This is an optimization exercise on Yosys and OpenROAD, whose aim is small area, not a production implementation. The RTL was checked by simulation tests, not by an equivalence proof against the original design. Some runs may be left out. An edit can pass the tests and still lose a function that they never use.

--- design/flow/design.v ---
module ALU
#(
	parameter WORD_LENGTH =8
)
(
	input [WORD_LENGTH-1:0] dataA,
	input [WORD_LENGTH-1:0] dataB,
	input [3:0] control,
	input [4:0] shmt,
	output carry,
	output zero,
	output negative,
	output [WORD_LENGTH-1:0] dataC  
);
reg [WORD_LENGTH:0]result_reg; 				 
wire [WORD_LENGTH:0]mask= 1<< WORD_LENGTH;  
reg [WORD_LENGTH:0]compl_B;
reg negative_reg;
assign dataC = result_reg[31:0];
assign zero = (result_reg==0) ? 1'd1:1'd0;
assign carry =(result_reg & mask)?1'b1:1'b0; 
always@(*)begin 
	compl_B=(~dataB)+1; 	
	case(control)
		4'b0000:  
		begin
			result_reg	<=dataA * dataB;
			negative_reg <=0;
		end
		4'b0001:  
		begin						
			if(dataA > dataB)
			begin				
				result_reg 	<= dataA-dataB;								
				negative_reg <=0;
			end
			else if(dataA < dataB)
			begin								
				result_reg  <=(~(dataA+compl_B))+1'b1;
				negative_reg <=1;
			end	else if(dataA == dataB)begin
				result_reg 	<=0;								
				negative_reg <=0;				
			end else begin
				result_reg 	<=0;								
				negative_reg <=0;				
			end 
		end
		4'b0010:    
		begin
			result_reg 	<= dataA+dataB; 	
			negative_reg <=0;
		end	
		4'b0011:   
		begin
			result_reg	<=~dataA;
			negative_reg <=0;
		end
		4'b0100: 
		begin
			result_reg	<=(~dataA)+1'b1;
			negative_reg <=0;
		end 	
		4'b0101:  
		begin
			result_reg	<=(dataA & dataB);
			negative_reg <=0;
		end
		4'b0110:  
		begin
			result_reg	<=(dataA | dataB);
			negative_reg <=0;
		end
		4'b0111:  
		begin
			result_reg	<=(dataA ^ dataB);
			negative_reg <=0;
		end		
		4'b1000:  
		begin		
			result_reg	<=  dataB<< shmt;		
			negative_reg <=0;
		end
		4'b1001:  
		begin
			result_reg	<= dataB >> shmt;
			negative_reg <=0;
		end	
		4'b1010:	 
		begin
			result_reg	<=  dataB<< dataA;		
			negative_reg <=0;
		end 
		4'b1011:	 
		begin 
			result_reg	<=  dataB<< 16;		
			negative_reg <=0;
		end 
		4'b1100:	 
		begin
			if(dataA < dataB)
			begin
				result_reg	 <=	1'd1;
				negative_reg <=1'd1;
			end else begin
				result_reg	 <=	1'd0;
				negative_reg <=1'b0;
			end
		end
		default:
		begin 
			result_reg	 <=	1'd0;
			negative_reg <=0;		
		end
	endcase
end
assign negative = negative_reg;
endmodule
module MIPS_ALU_top (
    input             clk,
    input      [31:0] dataA,
    input      [31:0] dataB,
    input      [3:0]  control,
    input      [4:0]  shmt,
    output reg [31:0] dataC,
    output reg        carry,
    output reg        zero,
    output reg        negative
);
reg [31:0] dataA_q;
reg [31:0] dataB_q;
reg [3:0]  control_q;
reg [4:0]  shmt_q;
wire [31:0] dataC_w;
wire        carry_w;
wire        zero_w;
wire        negative_w;
always @(posedge clk) begin
    dataA_q   <= dataA;
    dataB_q   <= dataB;
    control_q <= control;
    shmt_q    <= shmt;
    dataC     <= dataC_w;
    carry     <= carry_w;
    zero      <= zero_w;
    negative  <= negative_w;
end
ALU #(
    .WORD_LENGTH(32)
) alu_unit (
    .dataA(dataA_q),
    .dataB(dataB_q),
    .control(control_q),
    .shmt(shmt_q),
    .carry(carry_w),
    .zero(zero_w),
    .negative(negative_w),
    .dataC(dataC_w)
);
endmodule
--- design/flow/config.mk ---
export PLATFORM = sky130hd
export DESIGN_NAME = MIPS_ALU_top
export DESIGN_NICKNAME = MIPS_ALU_top
export VERILOG_FILES = /design/flow/design.v
export SDC_FILE = /design/flow/constraint.sdc
export NUM_CORES = 4
export LEC_CHECK = 0
export CAP_MARGIN = 20
export CORE_MARGIN = 2
export CORE_UTILIZATION = 40
export SLEW_MARGIN = 20
--- design/flow/run.sh ---
#!/bin/bash
# synth_recipe.tcl (not shown) runs the flow's synth.tcl, then flattens the netlist and writes it again
# the make line also repeats each setting of config.mk as NAME=value (left out here)
make -C /OpenROAD-flow-scripts/flow DESIGN_CONFIG=/design/flow/config.mk WORK_HOME=/design/flow/orfs CLKGATE_MAP_FILE= SYNTH_SCRIPT=/design/flow/synth_recipe.tcl finish
--- design/flow/constraint.sdc ---
create_clock -name core_clock -period 11.0 [get_ports {clk}]
set_input_delay 2.2000 -clock core_clock [delete_from_list [all_inputs] [get_ports {clk}]]
set_output_delay 2.2000 -clock core_clock [all_outputs]
set_load 0.01 [all_outputs]
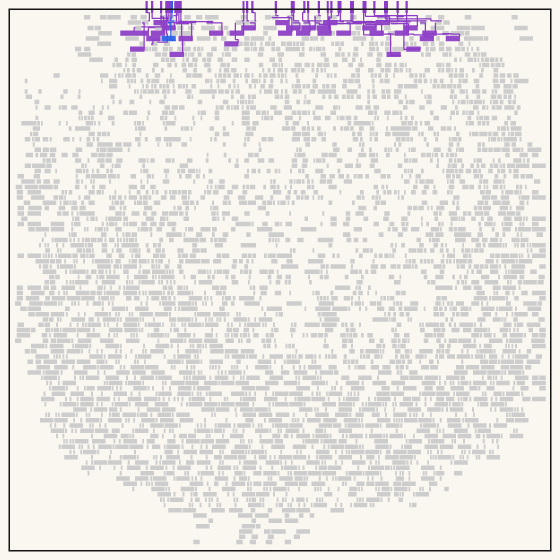
Figure 1: run 1, nets reached from selected ports.
- dataC: purple (bits 32; direction output; edge top; end cells 32; wire 785 um)
- zero: blue (bits 1; direction output; edge top; end cells 1; wire 20.2 um)
num ports: 109
PortBufs: 108

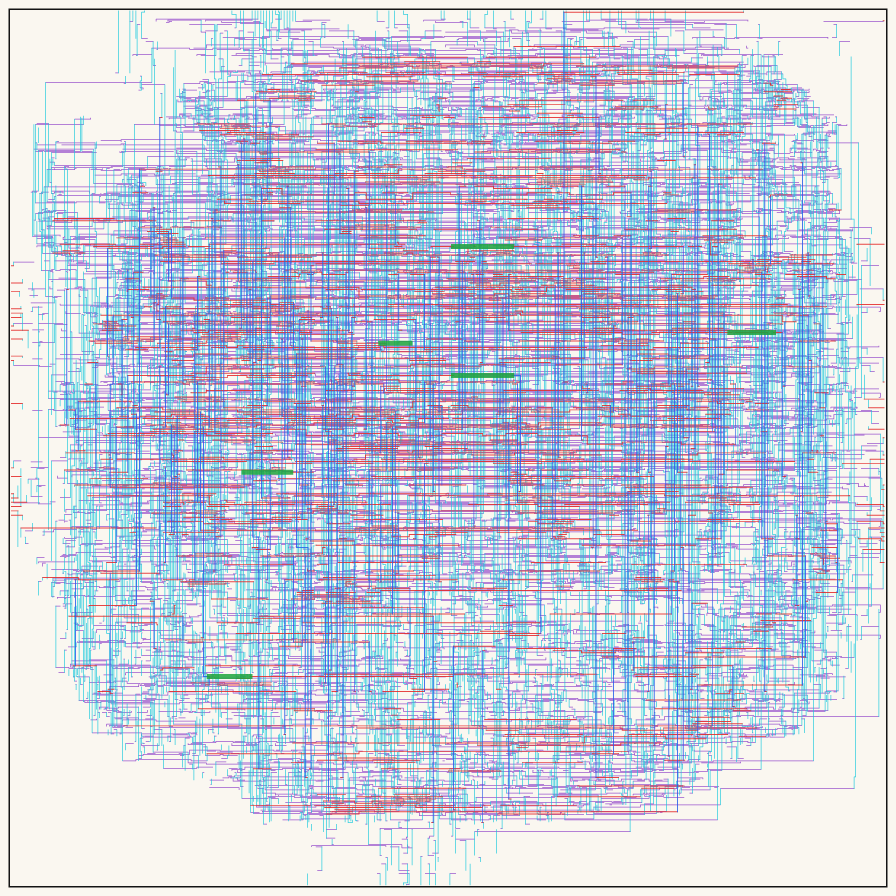
Figure 2: run 1, routed metal, one colour a layer.
- metal 5: green (wire length 87.4 um)
- metal 4: blue (wire length 10700 um)
- metal 3: red (wire length 18200 um)
- metal 2: cyan (wire length 61.1 mm)
- metal 1: purple (wire length 57.9 mm)

==> metrics.md, run 1 <==
| Metric | Value |
|---|---|
| Die width | `277 um` |
| Placed cell area | `32300 um2` |
| H-tree levels | `3` |
| Sequential element share of the synthesized area | `7.25%` |
| Clk_skew | `0.0229 ns` |
| Main combinational cell family by area after synthesis | `adder cells` |
| CP Capture Type | `register` |
| Setup TNS | `0 ns` |
| Total CTS buffers | `9` |
| Simple-gate share of the synthesized area | `17.6%` |
| Mux cell area share after synthesis | `6.08%` |
| First-pass DRT Iterations | `6` |
| Remaining DRCs | `0` |
| Adder-Cell Fraction of Synth Area | `38.8%` |
| Compound-Gate Fraction of Synth Area | `15.5%` |
| Nets@finish | `4436` |
| Synthesis-to-layout area growth | `9.22%` |
| Initial antenna violation count | `8` |
| Vias per cell | `6.35` |
| Slowest cell on crit path | `clkinv_1` |
| Fin. Hold Viols | `0` |
| Fin crit share | `87.4%` |
| Post-Syn Area per Cell | `8.11 um2` |
| Final ANT Viol Nets | `0` |
| Status | `timing/DRC/antenna clean` |
| # hold bufs at CTS | `0` |
| Hold Path Class | `reg -> reg` |
| WL per Instance | `31.6 um` |
| Synth top area share | `29.5%` |
| CTS tree | `yes` |
| Gr ovfl total | `0` |
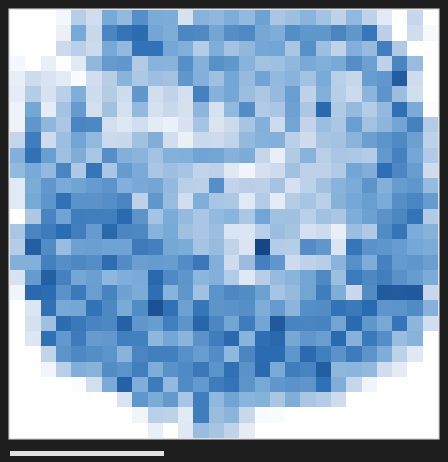
Figure 3: run 1, placement density heat map.
The bar under the picture is 100 um long. The die is cut into 28 by 28 equal tiles; white is low, dark blue is high, 0 to 100% covered.
- fullest tile: 91%
- mean over tiles: 41%
- nearly empty tiles: 12%

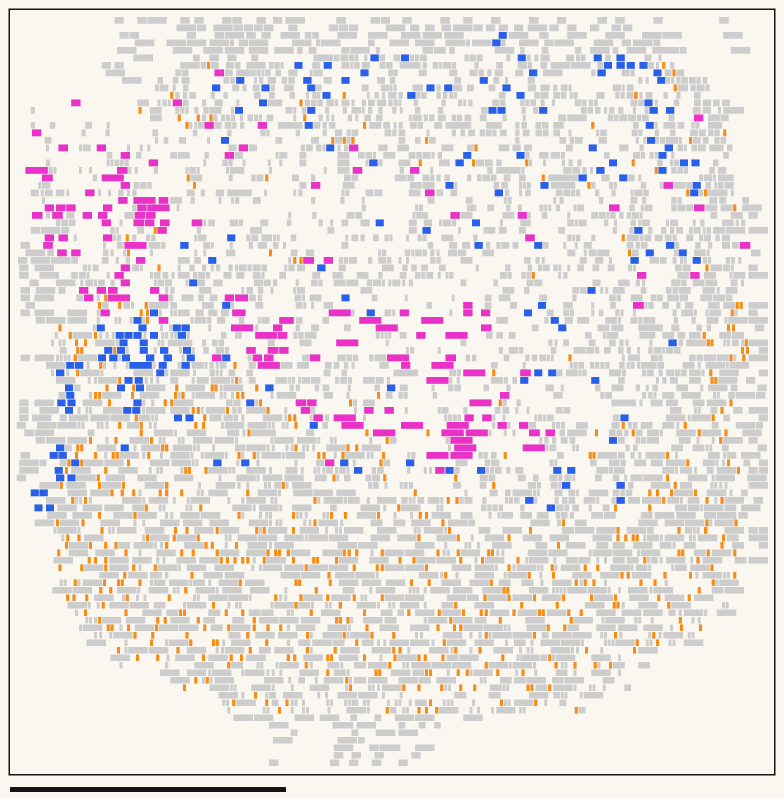
Figure 4: run 1, logic cells by family.
The bar under the picture is 100 um long.
- inverters: orange (cells 517; most used inv_1)
- XOR/XNOR gates: blue (cells 171; most used xnor2_1)
- multiplexers: magenta (cells 140; most used mux2i_1)
commonest non-fill, non-tap cell in the layout: inv_1
multi-input combinational area share: 76.3%

run 1: worst max-delay path: cells and delay by family, from the launching register on:
| kind | cells | cell delay [ns] |
|---|---|---|
| buffers and inverters | 3 | 0.99 |
| xor gates and xnor gates | 1 | 0.27 |
| and+or+nand+nor | 7 | 1.99 |
| adders and majority gates | 9 | 4.28 |
| DFF | 1 | 0.34 |
| AOI/OAI and AO/OA | 5 | 1.66 |
run 1: Yosys cell counts (all sizes together) (66+ instances only):
cell type / instances
buf: 66
fa: 440
o21ai: 115
nor3: 74
ha: 222
mux2i: 90
dfxtp: 108
a21oi: 154
nand2: 410
xnor2: 139
nor2: 463
clkbuf: 165
inv: 500
run 1: kinds of logic after synthesis:
family          count (synthesis)
simple gates                 1189
buf+inv                       748
compound gates                663
fa+ha+maj                     662
xor+xnor                      171
mux                           140
flops                         108
run 1: routing by layer:
metal  GRT usage, %  vias up  wire length [um]
met3           12.1      523             18200
met5              0        -                87
met1           50.1    14824             57900
met4           22.7       12             10700
met2           56.0     2081             61100
li1               -    12254                 -
run 1: through the flow:
stage / setup WS [ns] / util (%) / instances / hold slack, ns
2_1_floorplan: 3.05 / - / 3681 / 0.758
3_3_place_gp: 1.76 / 43.5 / 4658 / 0.898
3_5_place_dp: 1.74 / 43.5 / 4658 / 0.900
4_1_cts: 1.69 / 43.9 / 4674 / 0.910
5_1_grt: 0.980 / 43.9 / 4674 / 0.918
6_report: 1.39 / 43.9 / 4675 / 0.942
run 1: path summary, 6_finish.rpt:
check                           slack, ns        to  depth (start not counted)    startpoint
worst max-delay path                 1.39      zero                         25    dataB_q[5]
worst min-delay path                 0.94  dataC[0]                          3  control_q[3]
worst max register to register       1.39      zero                         25    dataB_q[5]
worst min register to register       0.94  dataC[0]                          3  control_q[3]
run 1: cell type report:
type,instances,area (um2)
Clock inverter,7,95.1
Antenna cell,1,2.50
Fill cell,7572,41600
Inverter,517,1940
Clock buffer,9,225
Multi-Input combinational cell,2825,24900
Timing Repair Buffer,239,2080
Tap cell,969,1210
Sequential cell,108,2160
==> run 2: too many edits to list; what changed since run 1 <==
design/flow/design.v: 160 -> 1982 lines; modules unchanged: 0
  ALU: edited, 118 -> 1950 lines
  MIPS_ALU_top: edited, 42 -> 32 lines
==> module MIPS_ALU_top as of run 2 <==
module MIPS_ALU_top (
    input             clk,
    input      [31:0] dataA,
    input      [31:0] dataB,
    input      [3:0]  control,
    input      [4:0]  shmt,
    output reg [31:0] dataC,
    output reg        carry,
    output reg        zero,
    output reg        negative
);
wire [32:0] r_w;
wire        negative_w;
reg  [32:0] r_q;
reg         negative_q;
ALU alu_unit (
    .dataA(dataA),
    .dataB(dataB),
    .control(control),
    .shmt(shmt),
    .R(r_w),
    .negative(negative_w)
);
always @(posedge clk) begin
    r_q        <= r_w;
    negative_q <= negative_w;
    dataC      <= r_q[31:0];
    carry      <= r_q[32];
    zero       <= (r_q == 33'd0);
    negative   <= negative_q;
end
endmodule
==> run 2 against run 1 <==
Compared with the run above:
- non-clock buffer count grew 148
- still clean
- fmax shrank 11%
- sequential share of layout area down 0.47 points
- via count down 37%
- routed wire length fell by 40%
==> metrics.md, run 2 <==
| Metric | Value |
|---|---|
| Status | `timing/DRC/antenna clean (unchanged)` |
| Synthesis-to-layout area growth | `21.3% (was 9.22%)` |
| Vias per cell | `6.00 (was 6.35)` |
| Clk_skew | `0.0113 ns (was 0.0229 ns)` |
| CTS clk-pin slew, worst paths | `0.06 ns (was 0.10 ns)` |
| Nets@finish | `2896 (was 4436)` |
| Hold Path End | `negative (was dataC[0])` |
| CP max stage delay | `1.02 ns (was 0.89 ns)` |
| First-pass DRT Iterations | `7 (was 6)` |
| Hold_sp | `negative_q (was control_q[3])` |
| Post-Syn Area per Cell | `8.24 um2 (was 8.11 um2)` |
| Reg2Reg Depth | `3 (was 25)` |
| Final ANT Viol Nets | `0 (unchanged)` |
| Total CTS buffers | `9 (unchanged)` |
| Final Setup Violations | `0 (unchanged)` |
| CTS tree | `yes (unchanged)` |
| Reg2reg start | `r_q[29] (was dataB_q[5])` |
| Synth top area share | `27.8% (was 29.5%)` |
| Setup TNS | `0 ns (unchanged)` |
| Hold Slack | `0.333 ns (was 0.942 ns)` |
| Worst R2R Setup Slack | `9.68 ns (was 1.39 ns)` |
| First-pass GRT wire length | `128 mm (was 213 mm)` |
| Fraction of layout instances using a drive strength above 1 | `13.8% (was 6.96%)` |
| Buf/Inv on CP | `6 (was 3)` |
| Hold Path Class | `reg -> reg (unchanged)` |
| Met3 Use GR | `6.26% (was 12.1%)` |
| Grt peak-use layer | `met2 (unchanged)` |
| Starting Density | `40.5% (was 40.2%)` |
| GR met2 Demand/Resource | `59.7% (was 56.0%)` |
| Filler Cell Count | `4489 (was 7572)` |
| Max-slew violation count | `0 (unchanged)` |
| Delay-heaviest family, CP | `adder cells (unchanged)` |
| Core Util, Final | `49.2% (was 43.9%)` |
| Commonest non-fill, non-tap cell in the layout | `inv_1 (unchanged)` |
| Synth cell types | `80 (was 99)` |
| Count leader, synth | `inv_1 (unchanged)` |
| CP Capture Type | `register (unchanged)` |
| PortBufs | `108 (unchanged)` |
| # hold bufs at CTS | `0 (unchanged)` |
| Initial antenna violation count | `3 (was 8)` |
| Hold path cells | `0 (was 3)` |
| Num ports | `109 (unchanged)` |
| WL per Instance | `28.8 um (was 31.6 um)` |
| Fin crit share | `98.2% (was 87.4%)` |
| Slowest cell on crit path | `o21ai_1 (was clkinv_1)` |
| Clock buffer depth | `2 (unchanged)` |
| Final min period | `10.80 ns (was 9.61 ns)` |
| Sequential element share of the synthesized area | `7.49% (was 7.25%)` |
| H-tree levels | `3 (unchanged)` |
| Post-synth top cells | `316 x inv_1, 268 x xnor2_1, 256 x fa_1, 228 x nand2_1, 163 x o21ai_0 (was 488 x inv_1, 463 x nor2_1, 440 x fa_1, 410 x nand2_1, 222 x ha_1)` |
| Die width | `219 um (was 277 um)` |
| Remaining DRCs | `0 (unchanged)` |
| Fin. Hold Viols | `0 (unchanged)` |
| Gr ovfl total | `0 (unchanged)` |
| Initial DRC count | `2393 (was 4225)` |
| Reg2reg end | `zero (unchanged)` |
| Clock sinks | `69 (was 108)` |
| Met1 Resource Use GR | `47.7% (was 50.1%)` |
run 2: changes by cell type in the layout (fill, tap and decap cells not counted), sizes merged, moves of 62 or more:
cell,previous run,this run
ha,222,77
nor2,463,90
a22oi,16,114
fa,440,256
buf,131,279
o21ai,115,177
a21oi,154,59
inv,501,326
xnor2,139,268
nand2,410,228
run 2: per-layer routing:
layer / part of all wire [%] / vias up
met4: 7.0 / 2
met1: 39 / 9137
met5: 0.071 / -
met3: 9.4 / 299
met2: 45 / 1197
li1: - / 7938
run 2: worst max path at each step:
stage	from	endpoint	slack (ns)	cells after the start
6_report	control[3]	r_q[4]	0.20	29
5_1_grt	control[1]	r_q[30]	0.004	34
4_1_cts	dataA[12]	r_q[30]	0.15	33
3_5_place_dp	dataA[12]	r_q[30]	-0.18	33
3_3_place_gp	dataA[12]	r_q[30]	-0.16	33
2_1_floorplan	control[0]	r_q[32]	0.53	37
run 2: final cells by class:
| cell class | count | area, um2 | area share (%) |
|---|---|---|---|
| diodes | 1 | 2.50 | 0.0112 |
| clock buffers | 9 | 225 | 1.01 |
| clock inverters | 7 | 105 | 0.470 |
| inverters | 325 | 1220 | 5.47 |
| multi-input cells | 1697 | 15300 | 68.5 |
| flip-flops and latches | 69 | 1380 | 6.17 |
| well taps | 600 | 751 | 3.36 |
| repair buffers | 387 | 3360 | 15.0 |
run 2: logic make-up (layout without fill, tap and decap cells):
| logic type | after synthesis | in the layout | synth area share (%) |
|---|---|---|---|
| buffers and inverters | 473 | 728 | 9.90 |
| adders and majority gates | 342 | 342 | 33.5 |
| and+or+nand+nor | 439 | 439 | 10.9 |
| DFF | 69 | 69 | 7.49 |
| AOI/OAI and AO/OA | 548 | 548 | 20.2 |
| muxes | 32 | 32 | 1.76 |
| xor gates and xnor gates | 336 | 336 | 16.3 |
| other | 0 | 1 | 0 |
run 2: metrics by stage:
step / instance area (um2) / cells / setup WS [ns]
2_1_floorplan: 18400 / 2239 / 0.528
3_3_place_gp: 22000 / 3078 / -0.159
3_5_place_dp: 22000 / 3078 / -0.184
4_1_cts: 22300 / 3094 / 0.151
5_1_grt: 22400 / 3094 / 0.00407
6_report: 22400 / 3095 / 0.199
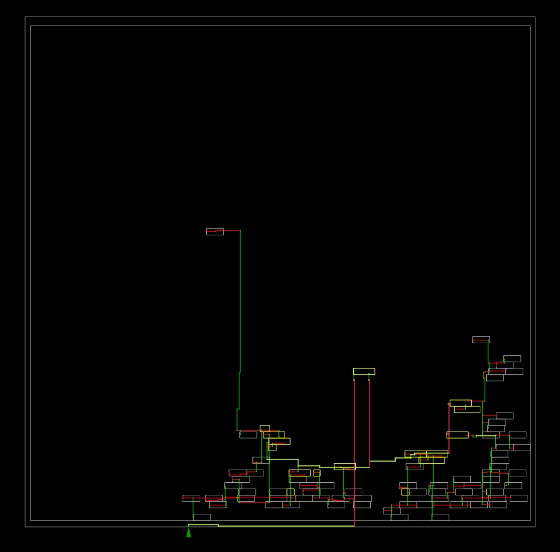
Figure 5: run 2, clock nets.
Skew-Pair Late Insertion Delay: 0.35 ns
seq_cells: 69

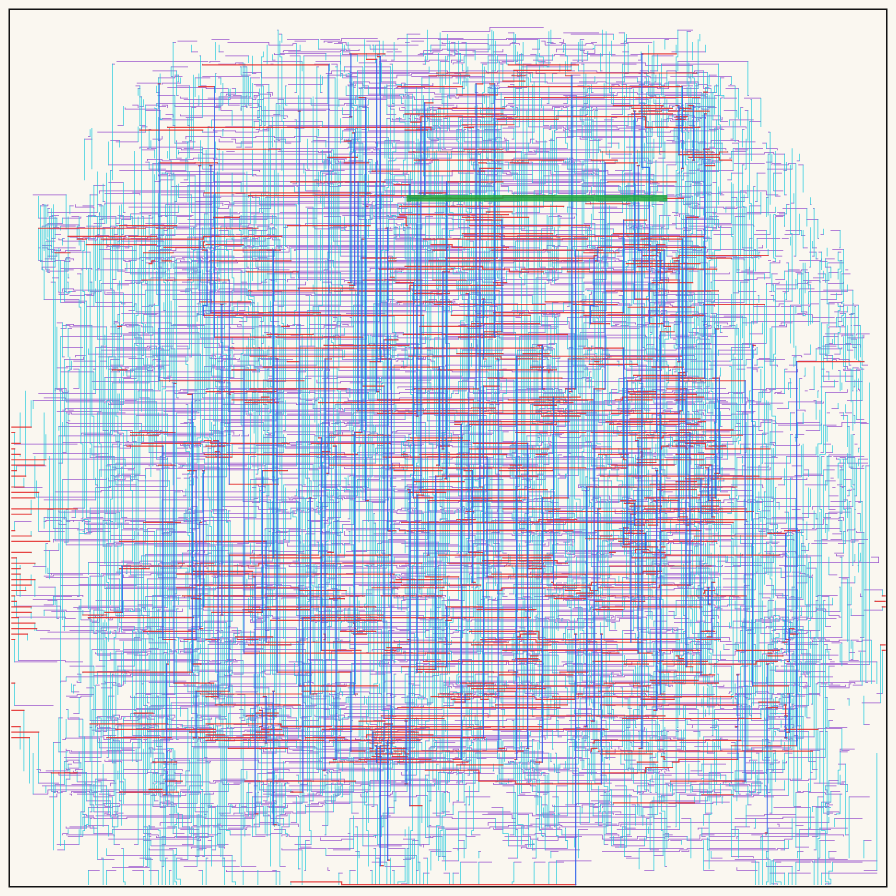
Figure 6: run 2, routed metal, one colour a layer.
- metal 5: green (wire length 63.5 um)
- metal 2: cyan (wire length 39.8 mm)
- metal 4: blue (wire length 6260 um)
- metal 1: purple (wire length 34.6 mm)
- metal 3: red (wire length 8370 um)

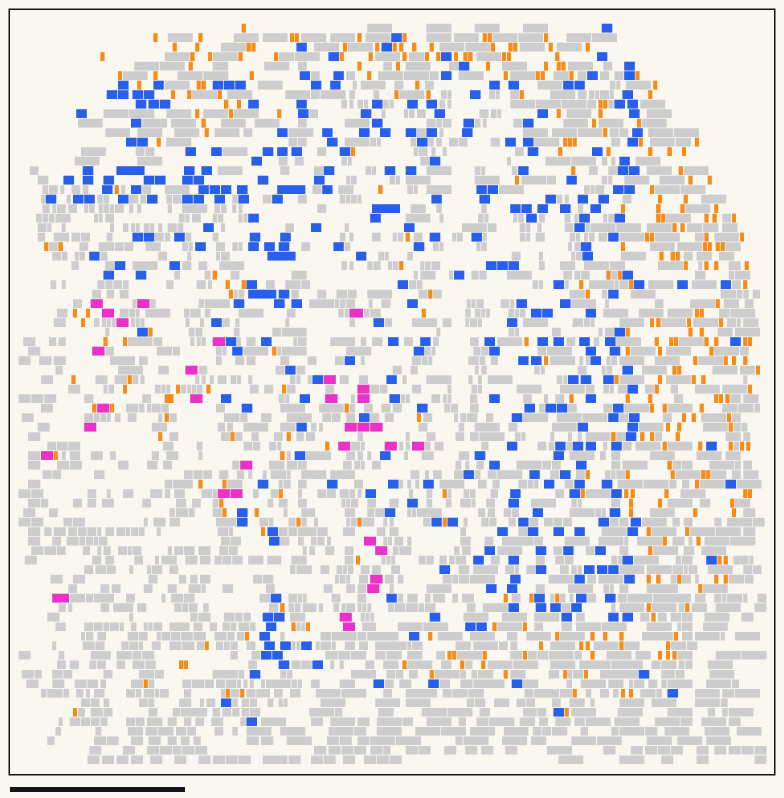
Figure 7: run 2, logic cells by family.
The bar under the picture is 50 um long.
- XOR/XNOR gates: blue (cells 336; most used xnor2_1)
- inverters: orange (cells 325; most used inv_1; where spread over the die)
- multiplexers: magenta (cells 32; most used mux2i_1)

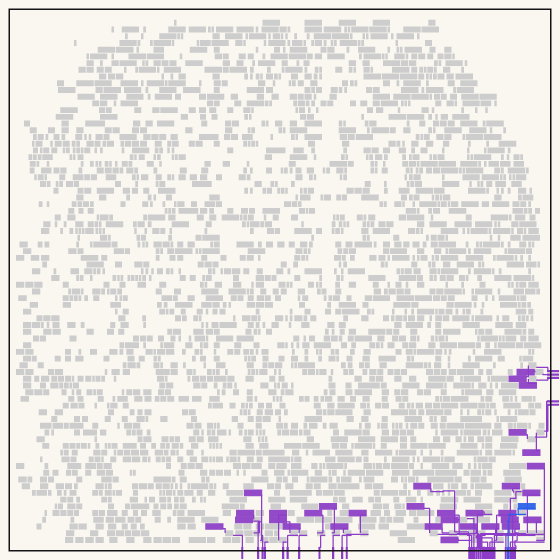
Figure 8: run 2, nets reached from selected ports.
- zero: blue (bits 1; direction output; edge bottom; end cells 1; wire 30.4 um)
- dataC: purple (bits 32; direction output; edge 27 bottom, 5 right; end cells 32; wire 677 um)

port drivers added, routing unchanged:
The results above use ideal ports. As a check the final layouts listed here were re-extracted and re-timed, cells and wires unchanged. Step 1, drivers: a clkbuf_16 drives clk and a buf_2 each remaining input, both assumed. Step 2, shift: input delay + t, output delay - t, t = (earliest + latest rising clock arrival at the registers) / 2. This alone moves slack from input paths to output paths. Three values: ideal ports, drivers, drivers and shift; two values: the first two.
run | t (ns) | setup WS [ns] | pins driven straight from the clock port
run 1 | 0.482 | 1.387 / 1.387 / 1.387 | 1
run 2 | 0.380 | 0.199 / 0.215 / -0.165 | 1
Met with ideal ports but missed after step 2: setup timing in run 2. For run 2, which loses most, drivers alone change the setup slack by +0.016 ns; drivers and shift together by -0.364 ns.
